From an optimization exercise on the open Yosys and OpenROAD flow, aimed at small area, a short achievable clock period and few clock cycles per item; shortcuts taken in it are not production practice. Function was checked by simulation only, so behaviour that the tests miss may differ from the original. Some runs may be left out. An edit can pass the tests and still lose a function that they never use.

--- flow/design.v ---
module bram11 (clk, we, re, waddr, raddr, wdi, rdo);
    parameter ADDR_WIDTH = 12;
    parameter SIZE = 11;
    parameter BIT_WIDTH = 32;
    input                          clk;
    input                          we, re;
    input [ADDR_WIDTH-1:0]         waddr, raddr;
    input [BIT_WIDTH-1:0]          wdi;
    output reg [BIT_WIDTH-1:0]     rdo;
    reg [BIT_WIDTH-1:0] RAM [SIZE-1:0];
    always @(posedge clk)begin
        if(re) rdo <= RAM[raddr >> 2];
    end
    always @(posedge clk)begin
        if(we) RAM[waddr >> 2] <= wdi;
    end
endmodule
module fir 
#(  parameter pADDR_WIDTH = 12,
    parameter pDATA_WIDTH = 32,
    parameter Tape_Num    = 10  
)
(
    output  wire                     awready,  
    output  wire                      wready,   
    input   wire                     awvalid,  
    input   wire [(pADDR_WIDTH-1):0] awaddr,   
    input   wire                     wvalid,  
    input   wire [(pDATA_WIDTH-1):0] wdata,   
    output  wire                     arready,  
    input   wire                     rready,  
    input   wire                     arvalid,  
    input   wire [(pADDR_WIDTH-1):0] araddr,  
    output  reg                      rvalid,  
    output  reg  [(pDATA_WIDTH-1):0] rdata,   
    input   wire                     ss_tvalid,  
    input   wire [(pDATA_WIDTH-1):0] ss_tdata,  
    input   wire                     ss_tlast,  
    output  reg                      ss_tready,  
    input   wire                     sm_tready,  
    output  reg                      sm_tvalid,  
    output  reg  [(pDATA_WIDTH-1):0] sm_tdata,  
    output  reg                      sm_tlast,  
    output  reg  [3:0]               tap_WE,
    output  wire                     tap_EN,
    output  reg  [(pDATA_WIDTH-1):0] tap_Di,
    output  wire   [(pADDR_WIDTH-1):0] tap_A,
    input   wire [(pDATA_WIDTH-1):0] tap_Do,
    output  reg  [3:0]               data_WE,
    output  wire                     data_EN,
    output  reg  [(pDATA_WIDTH-1):0] data_Di,
    output  wire [(pADDR_WIDTH-1):0] data_A,
    input   wire [(pDATA_WIDTH-1):0] data_Do,
    input   wire                     axis_clk,
    input   wire                     axis_rst_n
);
localparam S_RESET_RAM = 0;
localparam S_COMPUTE = 1;
localparam S_READY = 2;
localparam S_DONE = 3;
localparam S_FIN = 4;
localparam S_WAIT_START = 5;
reg ap_done_w, ap_done_r;
reg ap_idle_w, ap_idle_r;
reg ap_start_w, ap_start_r;
reg rvalid_w;
reg [(pDATA_WIDTH-1):0] rdata_w;
reg read_axil_wait_w, read_axil_wait_r;
reg tap_A_read, tap_A_write;
reg [(pDATA_WIDTH-1):0] data_len_w,data_len_r;
wire [31:0] addr_map_0_data;
reg [3:0] data_A_byte;
reg [3:0] state_w, state_r;
reg [3:0] data_addr_cnt_w, data_addr_cnt_r;
reg [3:0] data_addr_base_w, data_addr_base_r;
reg [(pDATA_WIDTH-1):0] res_w,res_r;
reg last_one_w, last_one_r;
wire [31:0] mac_result;
assign addr_map_0_data = {{29{1'b0}},ap_idle_r,ap_done_r,ap_start_r};
assign tap_EN = 1'b1;
assign data_EN = 1'b1;
assign tap_A =  tap_A_write ? awaddr-64 : 
                tap_A_read ? araddr-64 : data_addr_cnt_r<<2;
assign wready = awvalid && wvalid;
assign awready = awvalid && wvalid;
assign data_A = data_A_byte << 2;
assign arready = 1;
assign mac_result = $signed(res_r) + $signed($signed(data_Do) * $signed(tap_Do));
always @(*) begin
    state_w = state_r;
    case (state_r)
        S_RESET_RAM:begin
            if(data_addr_cnt_r == Tape_Num)begin
                state_w = S_WAIT_START;
            end
        end
        S_WAIT_START:begin
            if(ap_start_r)begin
                state_w = S_READY;
            end
        end
        S_READY:begin
            if(ss_tvalid)begin
                state_w = S_COMPUTE;
            end
        end
        S_COMPUTE:begin
            if(data_addr_cnt_r == Tape_Num + 1)begin
                state_w = S_DONE;
            end
        end
        S_DONE:begin
            if(sm_tready)begin
                if(last_one_r) 
                    state_w = S_FIN;
                else
                    state_w = S_READY;
            end
        end
    endcase
end
always @(*) begin
    data_addr_cnt_w = data_addr_cnt_r;
    data_WE = 4'b0000;
    data_Di = 0;
    data_A_byte = 0;
    ap_done_w = ap_done_r;
    ap_idle_w = ap_idle_r;
    data_addr_base_w = data_addr_base_r;
    last_one_w = last_one_r;
    ss_tready = 0;
    sm_tvalid = 0;
    sm_tdata = 0;
    res_w = res_r;
    case (state_r)
        S_RESET_RAM:begin
            data_WE = 4'b1111;
            data_Di = 0;
            data_A_byte = data_addr_cnt_r;
            if (data_addr_cnt_r == Tape_Num)begin
                data_addr_cnt_w = data_addr_cnt_r;
                ap_idle_w = 0;
            end
            else begin
                data_addr_cnt_w = data_addr_cnt_r + 1;
            end
        end
        S_WAIT_START:begin
            data_addr_cnt_w = 0;
        end
        S_READY:begin
            ss_tready = 1;
            res_w = 0;
            if(ss_tvalid)begin
                data_Di = ss_tdata;
                data_WE = 4'b1111;
                data_A_byte = data_addr_base_r;
            end
        end
        S_COMPUTE:begin
            if(data_addr_cnt_r != 0)begin
                res_w = mac_result;
            end
            data_A_byte = (data_addr_base_r + data_addr_cnt_r > Tape_Num) ? 
                        data_addr_base_r + data_addr_cnt_r - Tape_Num - 1 : 
                        data_addr_base_r + data_addr_cnt_r;
            if(data_addr_cnt_r == Tape_Num + 1)begin
                data_addr_cnt_w = 0;
                if(data_addr_base_r == 0)begin
                    data_addr_base_w = Tape_Num;
                end
                else begin
                    data_addr_base_w = data_addr_base_r - 1;
                end
                if(ss_tlast)begin
                    ap_done_w = 1;
                    ap_idle_w = 1;
                end
            end
            else begin
                data_addr_cnt_w = data_addr_cnt_r + 1;
            end
        end
        S_DONE:begin
            sm_tvalid = 1;
            sm_tdata = res_r;
            if(sm_tready)begin
                res_w = 0;
                last_one_w = ss_tlast;
            end
        end
        S_FIN:begin
        end
    endcase
end
always @(*) begin
    tap_A_write = 0;
    tap_Di = 0;
    tap_WE = 0;
    ap_start_w = 0;
    data_len_w = data_len_r;
    if(awvalid && wvalid)begin
        if(awaddr >= 64)begin
            tap_A_write = 1;
            tap_Di = wdata;
            tap_WE = 4'b1111;
        end
        else begin
            if (awaddr == 0)begin
                ap_start_w = 1;
            end
            else begin  
                data_len_w = wdata;
            end
        end
    end
end
always @(*) begin
    rvalid_w = 0;
    rdata_w = 0;
    read_axil_wait_w = 0;
    tap_A_read = 0;
    if(arvalid)begin
        if(araddr == 0)begin
            rdata_w = addr_map_0_data;
            rvalid_w = 1;
        end
        else begin
            if(read_axil_wait_r == 0) begin
                read_axil_wait_w = 1;
                tap_A_read = 1;
            end
            else begin
                rdata_w = tap_Do;
                rvalid_w = 1;
            end
        end
    end
end
always @(posedge axis_clk or negedge axis_rst_n) begin
    if(!axis_rst_n) begin
        ap_done_r <= 1'b0;
        ap_idle_r <= 1'b1;  
        ap_start_r <= 1'b0;
        rdata <= 0;
        rvalid <= 0;
        read_axil_wait_r <= 0;
        data_len_r <= 0;
        data_addr_cnt_r <= 0;
        state_r <= S_RESET_RAM;
        data_addr_base_r <= Tape_Num;
        res_r <= 0;
        last_one_r <= 0;
    end 
    else begin
        ap_done_r <= ap_done_w;
        ap_idle_r <= ap_idle_w;
        ap_start_r <= ap_start_w;
        rdata <= rdata_w;
        rvalid <= rvalid_w;
        read_axil_wait_r <= read_axil_wait_w;
        data_len_r <= data_len_w;
        data_addr_cnt_r <= data_addr_cnt_w;
        state_r <= state_w;
        data_addr_base_r <= data_addr_base_w;
        res_r <= res_w;
        last_one_r <= last_one_w;
    end
end
endmodule
`timescale 1ns / 1ps
module fir_wrapper (  
    input           wb_clk_i,
    input           wb_rst_i,
    input           wbs_stb_i,
    input           wbs_cyc_i,
    input           wbs_we_i,
    input   [3:0]   wbs_sel_i,
    input  [31:0]   wbs_dat_i,
    input  [31:0]   wbs_adr_i,
    output reg          wbs_ack_o,
    output reg [31:0]   wbs_dat_o
);
wire awready, wready;
reg awvalid, wvalid, awvalid_w, wvalid_w;
reg [11:0] awaddr,   awaddr_w;
reg [31:0] wdata,   wdata_w;
reg  rready, arvalid , rready_w, arvalid_w;
wire  arready, rvalid;
reg  [11:0] araddr,araddr_w;
wire [31:0] rdata;
wire  ss_tready;
reg ss_tvalid ,ss_tvalid_w;
reg [31:0] ss_tdata, ss_tdata_w;
reg sm_tready,sm_tready_w;
wire        sm_tvalid;
wire [31:0] sm_tdata;
wire [3:0]  tap_WE;
wire        tap_EN;
wire [11:0] tap_A;
wire [31:0] tap_Di, tap_Do;
wire axil_valid,axis_valid;
wire read;  
wire wb_valid;
reg wbs_ack_o_w;
reg [31:0] wbs_dat_o_w;
assign axil_valid = (wbs_adr_i[31:24] == 8'h30) && (wbs_adr_i[7:4] < 4'h8);
assign axis_valid = (wbs_adr_i[31:24] == 8'h30) && (wbs_adr_i[7:4] == 4'h8);
bram11 tap_ram(
    .clk(wb_clk_i),
    .we(|tap_WE),
    .re(tap_EN),
    .waddr(tap_A),
    .raddr(tap_A),
    .wdi(tap_Di),
    .rdo(tap_Do)
);
wire [3:0]  data_WE;
wire        data_EN;
wire [11:0] data_A;
wire [31:0] data_Di, data_Do;
bram11 data_ram(
    .clk(wb_clk_i),
    .we(|data_WE),
    .re(data_EN),
    .waddr(data_A),
    .raddr(data_A),
    .wdi(data_Di),
    .rdo(data_Do)
);
fir inst_fir(
    .awready(awready),
    .wready(wready),
    .awvalid(awvalid),
    .awaddr(awaddr),
    .wvalid(wvalid),
    .wdata(wdata),
    .arready(arready),
    .rready(rready),
    .arvalid(arvalid),
    .araddr(araddr),
    .rvalid(rvalid),
    .rdata(rdata),    
    .ss_tvalid(ss_tvalid), 
    .ss_tdata(ss_tdata), 
    .ss_tlast(1'b0), 
    .ss_tready(ss_tready), 
    .sm_tready(sm_tready), 
    .sm_tvalid(sm_tvalid), 
    .sm_tdata(sm_tdata), 
    .sm_tlast(), 
    .tap_WE(tap_WE),
    .tap_EN(tap_EN),
    .tap_Di(tap_Di),
    .tap_A(tap_A),
    .tap_Do(tap_Do),
    .data_WE(data_WE),
    .data_EN(data_EN),
    .data_Di(data_Di),
    .data_A(data_A),
    .data_Do(data_Do),
    .axis_clk(wb_clk_i),
    .axis_rst_n(~wb_rst_i)
);
reg [2:0] wb_state_w, wb_state_r;
reg [31:0] axilr_data_w, axilr_data_r;
reg [31:0] sm_data_buf_w, sm_data_buf_r;
localparam S_IDLE = 0;
localparam S_ACK = 1;
localparam S_AXILW = 2;
localparam S_AXILR_WAITREADY = 3;
localparam S_AXILR = 4;
localparam S_AXISW = 5;
localparam S_AXISR = 6;
always @(*) begin
    awvalid_w = 0;
    wvalid_w = 0;
    awaddr_w = awaddr;
    wdata_w = wdata;
    arvalid_w = 0;
    rready_w = 0;
    araddr_w = araddr;
    axilr_data_w = axilr_data_r;
    ss_tvalid_w = 0;
    ss_tdata_w = ss_tdata;
    sm_tready_w = 0;
    sm_data_buf_w = sm_data_buf_r;
    wb_state_w = wb_state_r;
    wbs_ack_o = 0;
    case (wb_state_r)
        S_IDLE:begin
            if (wbs_stb_i && wbs_cyc_i && (wbs_we_i) && axil_valid) begin
                awvalid_w = 1;
                wvalid_w = 1;
                awaddr_w = wbs_adr_i[11:0];
                wdata_w = wbs_dat_i[31:0];
                wb_state_w = S_AXILW;
            end
            if (wbs_stb_i && wbs_cyc_i && (~wbs_we_i) && axil_valid) begin
                arvalid_w = 1;
                araddr_w = wbs_adr_i[11:0];
                wb_state_w = S_AXILR_WAITREADY;
            end
            if (wbs_stb_i && wbs_cyc_i && (wbs_we_i) && axis_valid) begin
                ss_tvalid_w = 1;
                ss_tdata_w = wbs_dat_i[31:0];
                wb_state_w = S_AXISW;
            end
            if (wbs_stb_i && wbs_cyc_i && (~wbs_we_i) && axis_valid) begin
                sm_tready_w = 1;
                wb_state_w = S_AXISR;
            end
        end 
        S_AXILW:begin
            if (awready && wready) begin
                awvalid_w = 0;
                wvalid_w = 0;
                wb_state_w = S_ACK;
            end
        end
        S_AXILR_WAITREADY:begin
            arvalid_w = 1;
            if (arready) begin
                arvalid_w = 0;
                wb_state_w = S_AXILR;
                rready_w = 1;
            end
        end
        S_AXILR:begin
            if (rvalid) begin
                axilr_data_w = rdata;
                wb_state_w = S_ACK;
            end
        end
        S_AXISW:begin
            if (ss_tready) begin
                ss_tvalid_w = 0;
                wb_state_w = S_ACK;
            end
        end
        S_AXISR:begin
            sm_tready_w = 1;
            if (sm_tvalid) begin
                sm_data_buf_w = sm_tdata;
                wb_state_w = S_ACK;
            end
        end
        S_ACK:begin
            wb_state_w = S_IDLE;
            wbs_ack_o = 1;
        end
    endcase
end
always @(posedge wb_clk_i or posedge wb_rst_i) begin
    if (wb_rst_i)begin
        wbs_dat_o <= 0;
        awvalid <= 0;
        wvalid <= 0;
        awaddr <= 0;
        wdata <= 0;
        arvalid <= 0;
        rready <= 0;
        araddr <= 0;
        ss_tvalid <= 0;
        ss_tdata <= 0;
        sm_tready <= 0;
        sm_data_buf_r <= 0;
        wb_state_r <= 0;
    end
    else begin
        wbs_dat_o <= axis_valid ? sm_data_buf_w : axilr_data_w;
        awvalid <= awvalid_w;
        wvalid <= wvalid_w;
        awaddr <= awaddr_w;
        wdata <= wdata_w;
        arvalid <= arvalid_w;
        rready <= rready_w;
        araddr <= araddr_w;
        ss_tvalid <= ss_tvalid_w;
        ss_tdata <= ss_tdata_w;
        sm_tready <= sm_tready_w;
        axilr_data_r <= axilr_data_w;
        sm_data_buf_r <= sm_data_buf_w;
        wb_state_r <= wb_state_w;
    end
end
endmodule
--- flow/run.sh ---
#!/bin/bash
# synth_recipe.tcl (not shown) runs the flow's synth.tcl, then flattens the netlist and writes it again
# the make line also repeats each setting of config.mk as NAME=value (left out here)
make -C /OpenROAD-flow-scripts/flow DESIGN_CONFIG=/design/flow/config.mk WORK_HOME=/design/flow/orfs CLKGATE_MAP_FILE= SYNTH_SCRIPT=/design/flow/synth_recipe.tcl finish
--- flow/config.mk ---
export PLATFORM = sky130hd
export DESIGN_NAME = fir_wrapper
export DESIGN_NICKNAME = fir_wrapper
export VERILOG_FILES = /design/flow/design.v
export SDC_FILE = /design/flow/constraint.sdc
export NUM_CORES = 4
export LEC_CHECK = 0
export CAP_MARGIN = 20
export CORE_MARGIN = 2
export CORE_UTILIZATION = 40
export SLEW_MARGIN = 20
--- flow/constraint.sdc ---
create_clock -name core_clock -period 10.0 [get_ports {wb_clk_i}]
set_input_delay 2.0000 -clock core_clock [delete_from_list [all_inputs] [get_ports {wb_clk_i}]]
set_output_delay 2.0000 -clock core_clock [all_outputs]
set_load 0.01 [all_outputs]
Figure 1. A small window of the routed layout (run 1).
Window x 271 to 301, y 80 to 110 um. Cells in gray, sequential cells in the stronger gray; small squares are vias.
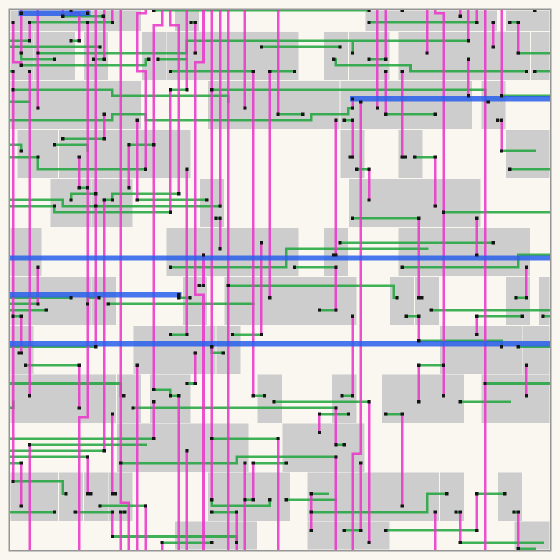
green -> M1
magenta -> M2
blue -> M3
sequential cells in the window = 0
cells with their middle in the window = 51
most frequent = inv_1 (23), fa_1 (14), ha_1 (8)

Figure 2. Hierarchy map of the flops (run 1).
The bar under the picture is 100 um long.
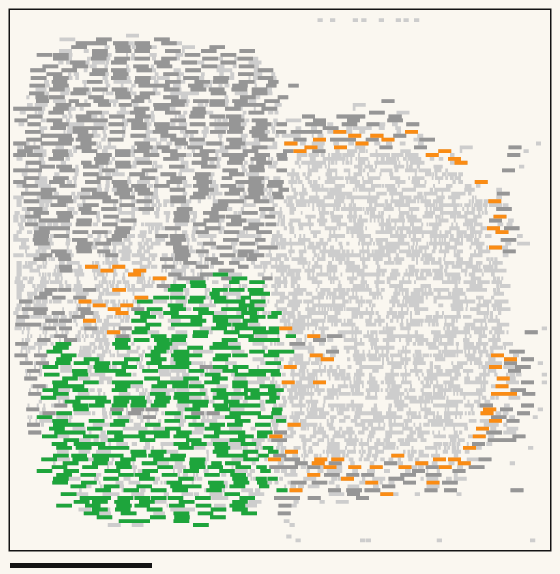
orange -> inst_fir  # flops 79
green -> tap_ram  # flops 384
die area: 145000 um^2
final std cells w/o fill: 6427
final core occ: 0.451

==> impl_metrics.toml, run 1 <==
[routing]
drcViolationCount = 0
drt-pass1-iter-count = 5
drt_first_iter_violations = 2386
viasPerCell = 5.16

[critical_path]
max_stage_delay_ps = 930
path_common_cell = "fa_1"
cp_max_fo = 17
critical_path_buf_inv_count = 5
required_ps = 10590
crit_path_start = "tap_ram.rdo[1]"
start_kind = "flip-flop"
regToRegSetupSlack_ps = 1920
cp_slowest_cell = "dfxtp_1"
crit_family = "adder cells"
r2r_start = "tap_ram.rdo[1]"
end_kind = "flip-flop"

[final_layout]
nets = 5112
final_cell_mix = "edfxtp_1, inv_1, fa_1, nand2_1, and2_1"
diodes = 2
seq_area_frac = 0.460
areaGrowthSynthToFinish_pct = 12.2
regArea_um2 = 29300
inverters = 538
n_all_buffers = 184
drive_above_1_share = 0.114
buffer_area_frac = 0.0255
nFlopsAndLatches = 1038
multi_input_area_share = 0.389
clock_area_frac = 0.0570
nFillCells = 12740
final_common_cell = "edfxtp_1"
multi_input_area_um2 = 24800
num-multi-input-gates = 2567

[synth]
synth-compound-area-share = 0.0482
syn_avg_cell_area_um2 = 13.0
ys_seq_elements = 1038
synth_ff_type = "edfxtp_1"
yosysMostFrequentCell = "edfxtp_1"
synthSimpleGateAreaFrac = 0.0965
synth_top_area_share = 0.388
synth_seq_area_share = 0.516
synth_edf_count = 736
synth_area_leaders = "edfxtp_1, fa_1, dfrtp_1, and2_1, inv_1"
synthTopCellsByCount = "edfxtp_1, inv_1, fa_1"
muxShareOfSynthArea = 0.0827
netlist_area_um2 = 56900
postSynthCellCount = 4371
synth_top_family_by_area = "adder cells"
synthArstFlopShare = 0.229
synthDistinctLibCells = 60

[grt]
gr-usage-all-layers = 0.199
grt_pass1_vias = 34624
grt_max_degree = 124
grt_pass1_wl_um = 217000
antenna_found_initial = 12
overflow = 0

[timing]
tns_ps = 0
clock_skew_ps = 93.4
finalWorstSetupSlack_ps = 1920
drv_slew = 0
min_period_over_period = 0.808
final-hold-violation-count = 0
hold_ws_ps = 453
fin_crit_ps = 8080
worstMarginPinSlew_ps = 1100
fmax_ghz = 0.124
setup_viol = 0

[die]
die_h_um = 381
ios = 106
coreArea_um2 = 141000
initial_core_util = 0.402
rows = 138
well_tap_count = 1890

[clock_tree]
cts_buffers = 110
htree_levels = 3
cts_tree = "yes"
cts_sinks = 1038
cts_max_path_buffers = 3
hold_buffers = 0
cts.repair.resized = 0
cts_setup_buffers = 0
clkTransAtPathRegs_ps = 60
clkLatencyLatePin_ps = 740
cts-root-buf = "clkbuf_16"

[min_path]
hold_start = "inst_fir.ap_idle_r"
hold_class = "reg2reg"

[place]
place_area_um2 = 60200
place.detailed.hpwl_um = 92600
gp_congestion = 0.845
portBuffers = 89

[status]
status = "finished clean"

[flow_run]
max_cap_viol_count = 0
Testbench counts for the RTL of run 1, summed over its fixed seeds: cycles 20,480, items 1,280.
Figure 3. The metal 3 layer (run 1).
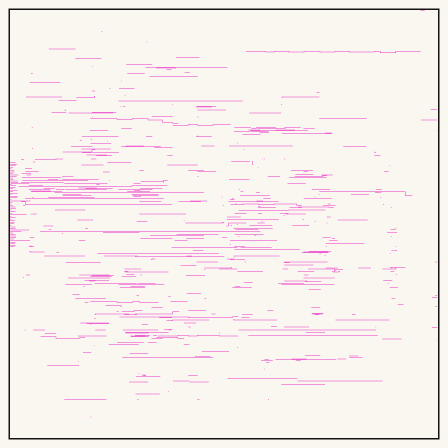
longest straight run = 196 um
main direction = horizontal
nets with wire on the layer = 264
wire length on this layer = 8370 um
GR Util met3: 0.0328
DR vias: 33188
WL final: 142000 um

==> run 1: per-layer routing <==
layer | wire [um] | GRT usage | vias to the layer above
li1 | - | - | 14817
met1 | 62100 | 0.273 | 17294
met2 | 68200 | 0.326 | 867
met3 | 8370 | 0.0328 | 210
met4 | 3680 | 0.0541 | 0
met5 | 0 | 0 | -
==> run 1: registers in the layout, summed over array words and instances (netlist names), 4 cells and up <==
register / count
tap_ram.rdo: 32
sm_data_buf_r: 32
inst_fir.data_addr_cnt_r: 4
wbs_dat_o: 32
data_ram.RAM: 352
data_ram.rdo: 32
ss_tdata: 32
awaddr: 12
axilr_data_r: 32
araddr: 12
tap_ram.RAM: 352
wdata: 32
inst_fir.res_r: 32
inst_fir.rdata: 32
inst_fir.data_addr_base_r: 4
==> run 1: path summary, 6_finish.rpt <==
kind | to | depth (start not counted)
max reg2reg | inst_fir.res_r[31] | 25
max in group asynchronous | inst_fir.data_addr_cnt_r[2] | 3
min | inst_fir.ap_idle_r | 2
min in group asynchronous | wbs_dat_o[5] | 2
min reg2reg | inst_fir.ap_idle_r | 2
max | inst_fir.res_r[31] | 25
Figure 4. Finished layout with every layer on (run 1).
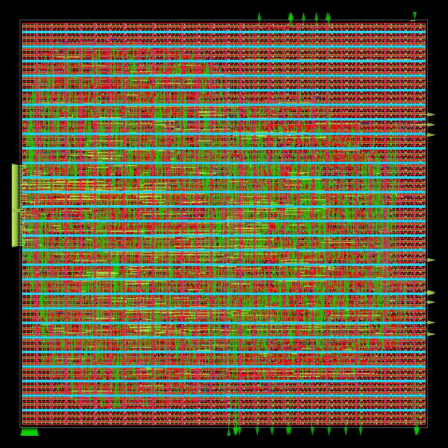

--- run 2: outline of the changes from run 1 ---
flow/design.v: 487 -> 2497 lines; modules unchanged: 0
  fir_wrapper: edited, 216 -> 2496 lines
  removed: bram11, fir
Figure 5. Finished layout with every layer on (run 2).
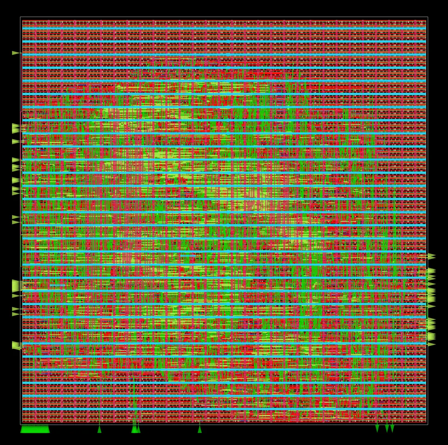
final core occ: 0.442
row count: 153
die height: 423 um

Figure 6. Wiring heat map (run 2).
21 x 21 tiles, from dark blue (low) to red (high), scaled to the fullest tile. Values are wire area over tile area, all layers added.
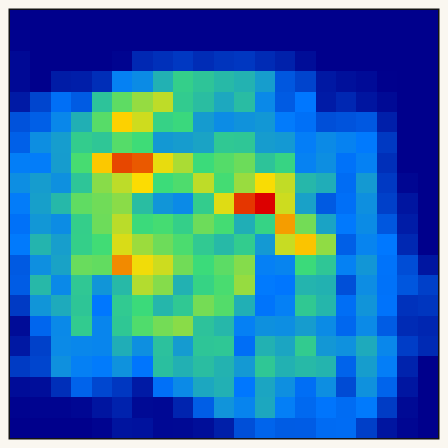
mean over tiles = 0.21
fullest tile = 0.79
tiles over half the peak = 14%
emptiest ninth of the die = top right
densest ninth of the die = middle
nearly empty tiles = 20%

Figure 7. A small window of the routed layout (run 2).
Window x 302 to 332, y 91 to 121 um. Cells in gray, sequential cells in the stronger gray; small squares are vias.
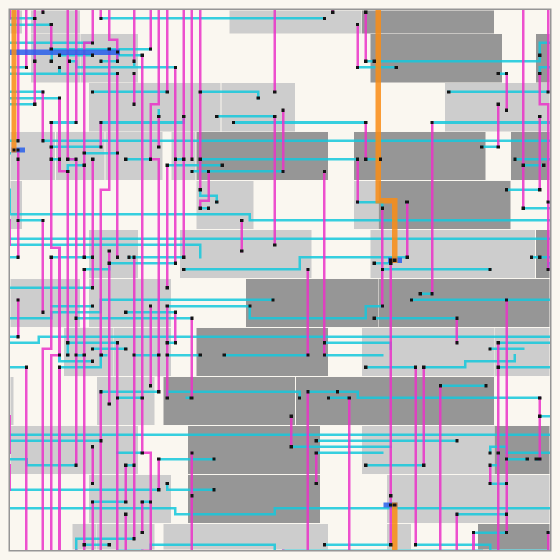
magenta -> M2
cyan -> M1
blue -> M3
orange -> M4
most frequent = dfxtp_1 (9), xnor2_1 (7), fa_1 (7)
netlist names of flops here include = pr0 (9), s (2)
sequential cells in the window = 11
cells with their middle in the window = 39

Figure 8. The metal 3 layer (run 2).
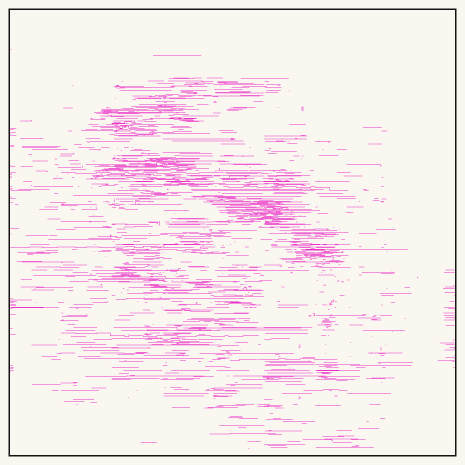
wire length on this layer = 22.5 mm
share of all routed wire = 10%
main direction = horizontal

==> run 2 against run 1 <==
  * Synthesized area rose by 23%
  * Cell count is 28% higher
  * Critical path depth decreased by 7
  * Utilization shrank 0.98 points
  * Maximum frequency is 25% higher
  * Worst hold slack improved by 160 ps
  * Register-to-register slack improved by 1600 ps
  * Design area increased by 20%
  * Critical endpoint is now pr0[90]
==> impl_metrics.toml, run 2 <==
[status]
status = "finished clean"

[final_layout]
final_cells = 8225
final_cell_mix = "edfxtp_1, a22oi_1, fa_1, inv_1, xnor2_1"
fin_area_um2 = 76800
reg.largest.list = "h x352, s x352, pr0 x92"
drive_above_1_share = 0.0722
areaGrowthSynthToFinish_pct = 9.60
nets = 6709
final_common_cell = "edfxtp_1"

[routing]
wl_met1_um = 91300
wirelength_um = 224000
wl_met3_um = 22500
vias = 47824
wl_per_cell_um = 27.2
viasPerCell = 5.81
antenna_left = 0
routed.top_layer = "met5"
met2_length_um = 99300
drt-pass1-iter-count = 6
drt_first_iter_violations = 4917
drcViolationCount = 0

[critical_path]
crit_type = "reg2reg"
crit_end = "pr0[90]"
path_common_cell = "xnor2_1"
regToRegSetupSlack_ps = 3540
cp_data_arrival_time_ps = 7090
r2r_start = "sl1"
crit_family = "adder cells"
crit_path_start = "sl1"
rr_endpoint = "pr0[90]"
start_kind = "flip-flop"
max_stage_delay_ps = 850
end_kind = "flip-flop"
cp.depth = 18
reg2regPathDepth = 18
cp_max_fo = 58
cp_slowest_cell = "nand2_1"
crit_chain = "buf_4 -> a22oi_1 -> nand2_1 -> a22oi_1 -> xnor2_1 -> fa_1 -> inv_1 -> fa_1 -> inv_1 -> fa_1 -> fa_1 -> xor2_1 -> xnor2_1 -> xnor2_1 -> xnor2_1 -> xnor2_1 -> xnor2_1 -> xnor2_1"
critical_path_buf_inv_count = 3
required_ps = 10630

[die]
die-width_um = 423
coreArea_um2 = 174000
ios = 106
initial_core_util = 0.403
dieArea_um2 = 179000

[place]
placed_cells = 8007
place.detailed.hpwl_um = 143000
place_area_um2 = 72900
portBuffers = 75
gp_congestion = 0.897
dpl_worst_slack_ps = 3650

[synth]
syn_avg_cell_area_um2 = 11.8
postSynthCellCount = 5942
synth_area_leaders = "edfxtp_1, fa_1, dfxtp_1, a22oi_1, xnor2_1"
synth_top_area_share = 0.322
yosysMostFrequentCell = "edfxtp_1"
synth_edf_count = 752
synth_ff_type = "edfxtp_1"
netlist_area_um2 = 70100
syn_nets = 6852
synth_warnings = 3
synthTopCellsByCount = "edfxtp_1, a22oi_1, fa_1"
ys_seq_elements = 1042
yosysTopAreaCell = "edfxtp_1"
synth_seq_area_share = 0.406
synthArstFlopShare = 0.00768
synthDistinctLibCells = 71

[min_path]
hold_end = "sl0"
hold_start = "ik_r"
hold_class = "reg2reg"
whs_path_depth = 1

[clock_tree]
clkTransAtPathRegs_ps = 60
clkLatencyLatePin_ps = 790
cts_sinks = 1042
htree_levels = 3
cts_max_path_buffers = 3
cts_setup_buffers = 0
hold_buffers = 0
cts-root-buf = "clkbuf_16"
cts_tree = "yes"
cts.repair.resized = 0
cts_buffers = 114

[timing]
worstMarginPinSlew_ps = 1190
setup_viol = 0
rsz0062_at_grt = "no"
drv_slew = 0
tns_ps = 0
hold_ws_ps = 615
clock_skew_ps = 76.9
final-hold-violation-count = 0
fin_crit_ps = 6460
fmax_ghz = 0.155
min_period_over_period = 0.646
max_slew_margin = 0.207
finalWorstSetupSlack_ps = 3540

[grt]
overflow = 0
use_met2 = 0.381
grt_pass1_wl_um = 330000
grt_max_degree = 96
busiest_layer = "met2"
grt_use_met1 = 0.335
grt_pass1_vias = 49541
met3_usage = 0.0575
gr-usage-all-layers = 0.248
antenna_found_initial = 4

[flow_run]
max_cap_viol_count = 0
Testbench counts for the RTL of run 2, summed over its fixed seeds: cycles 5,120, items 1,280.
[run 2: changes by cell type after synthesis, sizes merged, moves of 169 or more]
| cell | before | now |
|---|---|---|
| a22oi | 4 | 773 |
| dfrtp | 235 | 6 |
| xnor2 | 75 | 608 |
| clkbuf | 162 | 331 |
| dfxtp | 64 | 282 |
| fa | 439 | 651 |
| xor2 | 17 | 364 |
| a22o | 21 | 279 |
| and2 | 381 | 37 |
[run 2: cell families after synthesis]
| group | Yosys count | share of synthesized area |
|---|---|---|
| AO/OA/AOI/OAI | 1356 | 0.148 |
| buffers and inverters | 1089 | 0.0612 |
| flip-flops | 1042 | 0.406 |
| XOR/XNOR | 972 | 0.122 |
| adder cells (fa/ha/maj) | 837 | 0.219 |
| AND/OR/NAND/NOR | 618 | 0.0401 |
| multiplexers | 27 | 0.00402 |
| other | 1 | 0.0000535 |
[run 2: area by class of cell]
cell class	count	area, um^2
Clock buffer	145	3100
Timing Repair Buffer	208	1820
Multi-Input combinational cell	3811	37400
Fill cell	15884	97200
Antenna cell	2	5.00
Inverter	622	2330
Sequential cell	1042	28400
Clock inverter	70	785
Tap cell	2325	2910

-- separate check: timing with driven ports --
Ports are ideal in the flow. The routed layouts listed here were re-timed in OpenROAD. Step 1 (the two cells are an assumption about what drives the block):
set clk [get_ports {wb_clk_i}]
set_driving_cell -lib_cell sky130_fd_sc_hd__clkbuf_16 $clk
set_driving_cell -lib_cell sky130_fd_sc_hd__buf_2 [delete_from_list [all_inputs] $clk]
Step 2 moves the port delays by t, midway between the first and last clock arrival at a register: inputs arrive t later, outputs are due t later. That takes back most of the time a late clock gives input paths. a / b / c = no drivers / after step 1 / after step 2; a / b = the first two.
run	shift t [ns]	slack for setup (ns)	slew at the worst register clock pin (ns)	cell pins on the clock port's net
run 1	0.774	1.922 / 1.922 / 1.922	0.08 / 0.08	1
run 2	0.835	3.542 / 3.542 / 3.542	0.06 / 0.06	1
After both steps setup and hold are still met in every run listed.
